This is an optimization exercise on Yosys and OpenROAD, whose aim is small area, a short achievable clock period and few clock cycles per item, not a production implementation.
Function was checked by simulation only, so behaviour that the tests miss may differ from the original.

===== flow/run.sh =====
#!/bin/bash
# synth_recipe.tcl (not shown) runs the flow's synth.tcl, then flattens the netlist and writes it again
# the make line also repeats each setting of config.mk as NAME=value (left out here)
make -C /OpenROAD-flow-scripts/flow DESIGN_CONFIG=/design/flow/config.mk WORK_HOME=/design/flow/orfs CLKGATE_MAP_FILE= SYNTH_SCRIPT=/design/flow/synth_recipe.tcl finish

===== flow/config.mk =====
export PLATFORM = sky130hd
export DESIGN_NAME = fp_mul
export DESIGN_NICKNAME = fp_mul
export VERILOG_FILES = /design/flow/design.v
export SDC_FILE = /design/flow/constraint.sdc
export NUM_CORES = 4
export LEC_CHECK = 0
export CAP_MARGIN = 20
export CORE_MARGIN = 2
export CORE_UTILIZATION = 40
export SLEW_MARGIN = 20

===== flow/constraint.sdc =====
create_clock -name core_clock -period 10.0 [get_ports {clk}]
set_input_delay 2.0000 -clock core_clock [delete_from_list [all_inputs] [get_ports {clk}]]
set_output_delay 2.0000 -clock core_clock [all_outputs]
set_load 0.01 [all_outputs]

===== flow/design.v =====
module fp_mul(input  wire clk,
              input  wire rst,
              input  wire in_valid,
              output wire in_ready,
              input  wire[31:0] a,
              input  wire[31:0] b,
              output reg  out_valid,
              output wire[31:0] y);
    parameter STEP_1 = 1'b0, STEP_2 = 1'b1;
    reg state;
    reg [24*2-1:0] product;
    reg [9:0] esum;
    reg s;
    reg is_nan, is_inf, is_zero;
    reg [31:0] result;
    wire a_zero = (a[30:23] == 8'd0);
    wire b_zero = (b[30:23] == 8'd0);
    wire a_inf  = (a[30:23] == 8'hff) & (a[22:0] == 0);
    wire b_inf  = (b[30:23] == 8'hff) & (b[22:0] == 0);
    wire a_nan  = (a[30:23] == 8'hff) & (a[22:0] != 0);
    wire b_nan  = (b[30:23] == 8'hff) & (b[22:0] != 0);
    assign in_ready = (state == STEP_1);
    always @(posedge clk) begin
        if (rst) begin
            state <= STEP_1;
            out_valid <= 1'b0;
        end else begin
            case (state)
                STEP_1: begin
                    out_valid <= 1'b0;
                    if (in_valid) state <= STEP_2;
                end
                STEP_2: begin
                    out_valid <= 1'b1;
                    state <= STEP_1;
                end
            endcase
        end
    end
    always @(posedge clk) begin
        if (state == STEP_1 && in_valid) begin
            product <= {1'b1, a[22:0]} * {1'b1, b[22:0]};
            esum    <= a[30:23] + b[30:23];
            s       <= a[31] ^ b[31];
            is_nan  <= a_nan | b_nan | (a_inf & b_zero) | (a_zero & b_inf);
            is_inf  <= (a_inf | b_inf) & ~(a_nan | b_nan);
            is_zero <= a_zero | b_zero;
        end
    end
    reg        normalized;
    reg [22:0] mant;
    reg        G, S;
    reg        round_up;
    reg [23:0] rounded;
    reg signed [10:0] e;
    always @(*) begin
        normalized = product[47];
        if (normalized) begin
            mant = product[46:24];
            G    = product[23];
            S    = |product[22:0];
        end else begin
            mant = product[45:23];
            G    = product[22];
            S    = |product[21:0];
        end
        round_up = G & (S | mant[0]);
        rounded  = {1'b0, mant} + round_up;
        e = $signed({1'b0, esum}) - 127 + normalized + rounded[23];
    end
    always @(posedge clk) begin
        if (state == STEP_2) begin
            if (is_nan)
                result <= 32'h7fc00000;
            else if (is_inf)
                result <= {s, 8'hff, 23'd0};
            else if (is_zero || e <= 0)
                result <= {s, 31'd0};
            else if (e >= 255)
                result <= {s, 8'hff, 23'd0};
            else
                result <= {s, e[7:0], rounded[22:0]};
        end
    end
    assign y = result;
endmodule

==> impl_metrics.env <==
export IMPL_status="timing/DRC/antenna clean"
export IMPL_num_rows=89
export IMPL_yosys_area_share_simple=0.169
export IMPL_cp_max_fo=14
export IMPL_rsz0062_at_grt="no"
export IMPL_ios=101
export IMPL_die_area_um2=61200
export IMPL_cts_root_buf="clkbuf_16"
export IMPL_hold_buffers=0
export IMPL_drtIter0Drc=1038
export IMPL_drive_gt1_frac=0.0450
export IMPL_synthXorXnorAreaFrac=0.0333
export IMPL_cts_tree="yes"
export IMPL_fin_cells=3398
export IMPL_final_util=0.445
export IMPL_drv_slew=0
export IMPL_antennaDiodeCount=0
export IMPL_layout_commonest_cell="inv_1"
export IMPL_synth_top_family_by_area="adder cells"
export IMPL_crit_type="in2reg"
export IMPL_cp_arrival_ns=10.01
export IMPL_area_growth_syn_to_layout_pct=10.3
export IMPL_min_period_ns=9.81
export IMPL_synth_top_cell_area_share=0.409
export IMPL_syn_avg_cell_area_um2=9.31
export IMPL_post_cts_repair_setup_buffers=0
export IMPL_muxShareOfSynthArea=0.00792
export IMPL_gp_congestion=0.920
export IMPL_slowest_delay_ns=0.91
export IMPL_critPathCaptureType="flip-flop"
export IMPL_cts_resized=0
export IMPL_synthCells=2547
export IMPL_tightest_slew_ns=0.974
export IMPL_port_buffers=100
export IMPL_synth_ff_type="edfxtp_1"
export IMPL_placed_cells=3382
export IMPL_grt_ovfl_total=0
export IMPL_final_nets=3359
export IMPL_drc=0
export IMPL_ys_seq_area_frac=0.120
export IMPL_fillers=5692
export IMPL_grt_first_pass_wirelength_mm=102
export IMPL_netlist_area_um2=23700
export IMPL_max_freq_mhz=102
export IMPL_synth_distinct_cells=60
export IMPL_grt_pass1_vias=18500
export IMPL_fin_tns_setup_ns=0
export IMPL_critPathLaunchType="input pin"
export IMPL_cts_htree_levels=3
Testbench counts, summed over its fixed seeds: cycles 48,008, items 24,000.
[synth_stat cells, types with 7 or more instances]
master	count
o21ai_0	34
nor3_1	10
a211oi_1	15
mux2i_1	12
ha_1	188
o21bai_1	11
and3_1	10
nor4_1	21
clkbuf_1	108
buf_2	10
and2_1	267
nor2_1	80
xor2_1	41
a31oi_1	7
fa_1	484
edfxtp_1	93
a21oi_1	61
inv_1	571
xnor2_1	49
nand3_1	25
nor2b_1	16
a21o_1	30
nand2_1	304
nand4_1	22
[flip-flops by register name (all words and copies together), names as in the netlist]
name       flops
product       48
result        32
is_nan         1
is_zero        1
s              1
is_inf         1
out_valid      1
esum           9
state          1
[cells by family (layout without fill, tap and decap cells)]
kind of cell	count (synthesis)	count (layout)
multiplexers	18	18
AND/OR/NAND/NOR	786	786
buffers and inverters	695	773
adder cells (fa/ha/maj)	672	672
XOR/XNOR	90	90
AO/OA/AOI/OAI	191	191
flip-flops	95	95
[area by class of cell]
| type | instances | area (µm²) | share of cell area |
|---|---|---|---|
| repair buffers | 184 | 1640 | 0.0629 |
| clock buffers | 9 | 225 | 0.00861 |
| multi-input cells | 1757 | 18200 | 0.698 |
| clock inverters | 7 | 78.8 | 0.00301 |
| inverters | 573 | 2150 | 0.0823 |
| well taps | 773 | 967 | 0.0370 |
| flip-flops and latches | 95 | 2830 | 0.108 |
[critical path, delay by kind of cell]
kind / cells / cell delay, ns
buf+inv: 6 / 1.47
fa+ha+maj: 8 / 3.86
compound gates: 4 / 0.99
simple gates: 6 / 1.68
[final timing paths]
path	start	endpoint	slack (ns)	cells past startpoint
worst min-delay path	state$_SDFF_PP0_	out_valid$_SDFF_PP0_	0.46	2
worst min register to register	state$_SDFF_PP0_	out_valid$_SDFF_PP0_	0.46	2
worst max register to register	product[47]$_DFFE_PP_	result[12]$_SDFFCE_PP0P_	4.20	18
worst max-delay path	b[6]	product[45]$_DFFE_PP_	0.19	24
[through the flow]
stage	setup WS, ns	area [µm²]
2_1_floorplan	1.66	23700
6_report	0.193	26100
3_5_place_dp	0.0432	25800
5_1_grt	0.0656	26100
4_1_cts	0.403	26100
3_3_place_gp	0.186	25800
[layer usage]
layer / wire [µm] / vias to the layer above / track usage
met2: 29000 / 622 / 0.351
met1: 28400 / 8786 / 0.296
met3: 4480 / 98 / 0.0319
met5: 0 / - / 0
met4: 2000 / 0 / 0.0645
li1: - / 7828 / -
### Clock network drawn from the DEF

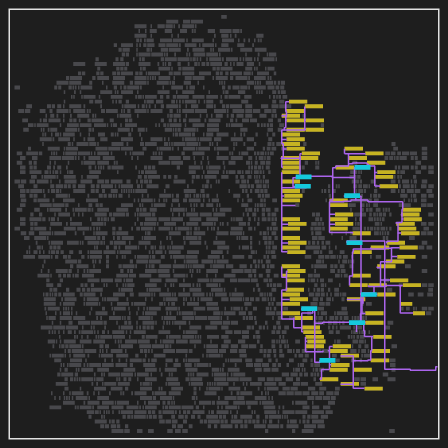
Key: clock wires = purple [length 1,130 µm]; flip-flops = yellow [count 95]; clock-net drivers = cyan [count 9]
There are 10 routed clock nets.
clock latency (worst-skew pair): 0.34 ns
Clock Skew: 0.0108 ns

### Floorplan with the power grid

Pins as bars on the die edge.
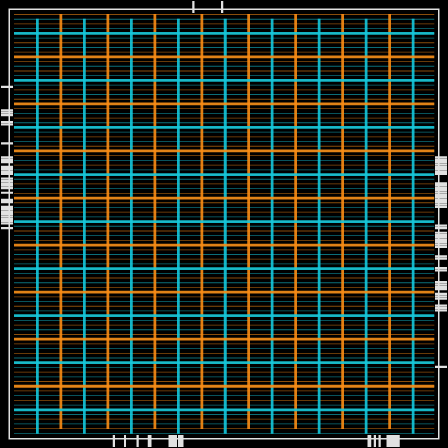
Key: VSS = cyan; VDD = orange
90 met1 rails follow the rows. 17 straps on met5. 17 straps on met4.
die span in x: 247 µm
CORE AREA: 58,800 µm²
Die Ht: 247 µm

### Metal layers overlaid

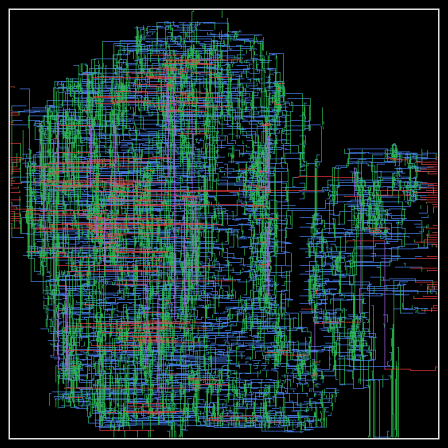
Key: M4 = purple [wire length 2,000 µm]; M2 = green [wire length 29.0 mm]; M3 = red [wire length 4,480 µm]; M1 = blue [wire length 28.4 mm]
wire per inst: 18.8 µm
Post-Route WL: 63.9 mm
All-Layer GR Usage: 0.215
Via Count: 17,300

[what the ideal ports hide]
How much do the figures lean on ideal ports? The routed layout below was timed once more, with nothing changed but the port constraints.
Step 1 sets driving cells, clkbuf_16 on the clock port and buf_2 on the other inputs (assumed; they add their load-dependent delay and slew).
Step 2, shift: input delay + t, output delay - t, t = (earliest + latest rising clock arrival at the registers) / 2. This alone moves slack from input paths to output paths.
a / b / c = ideal ports / drivers / drivers and shift; a / b = the first two.
t, ns: 0.380
setup WS [ns]: 0.193 / 0.194 / -0.185
worst setup path after step 2: input to register
pins driven straight from the clock port: 1
With both steps, setup timing fails in this run, where it was met with ideal ports. For this run, drivers alone change the setup slack by +0.001 ns; drivers and shift together by -0.378 ns.
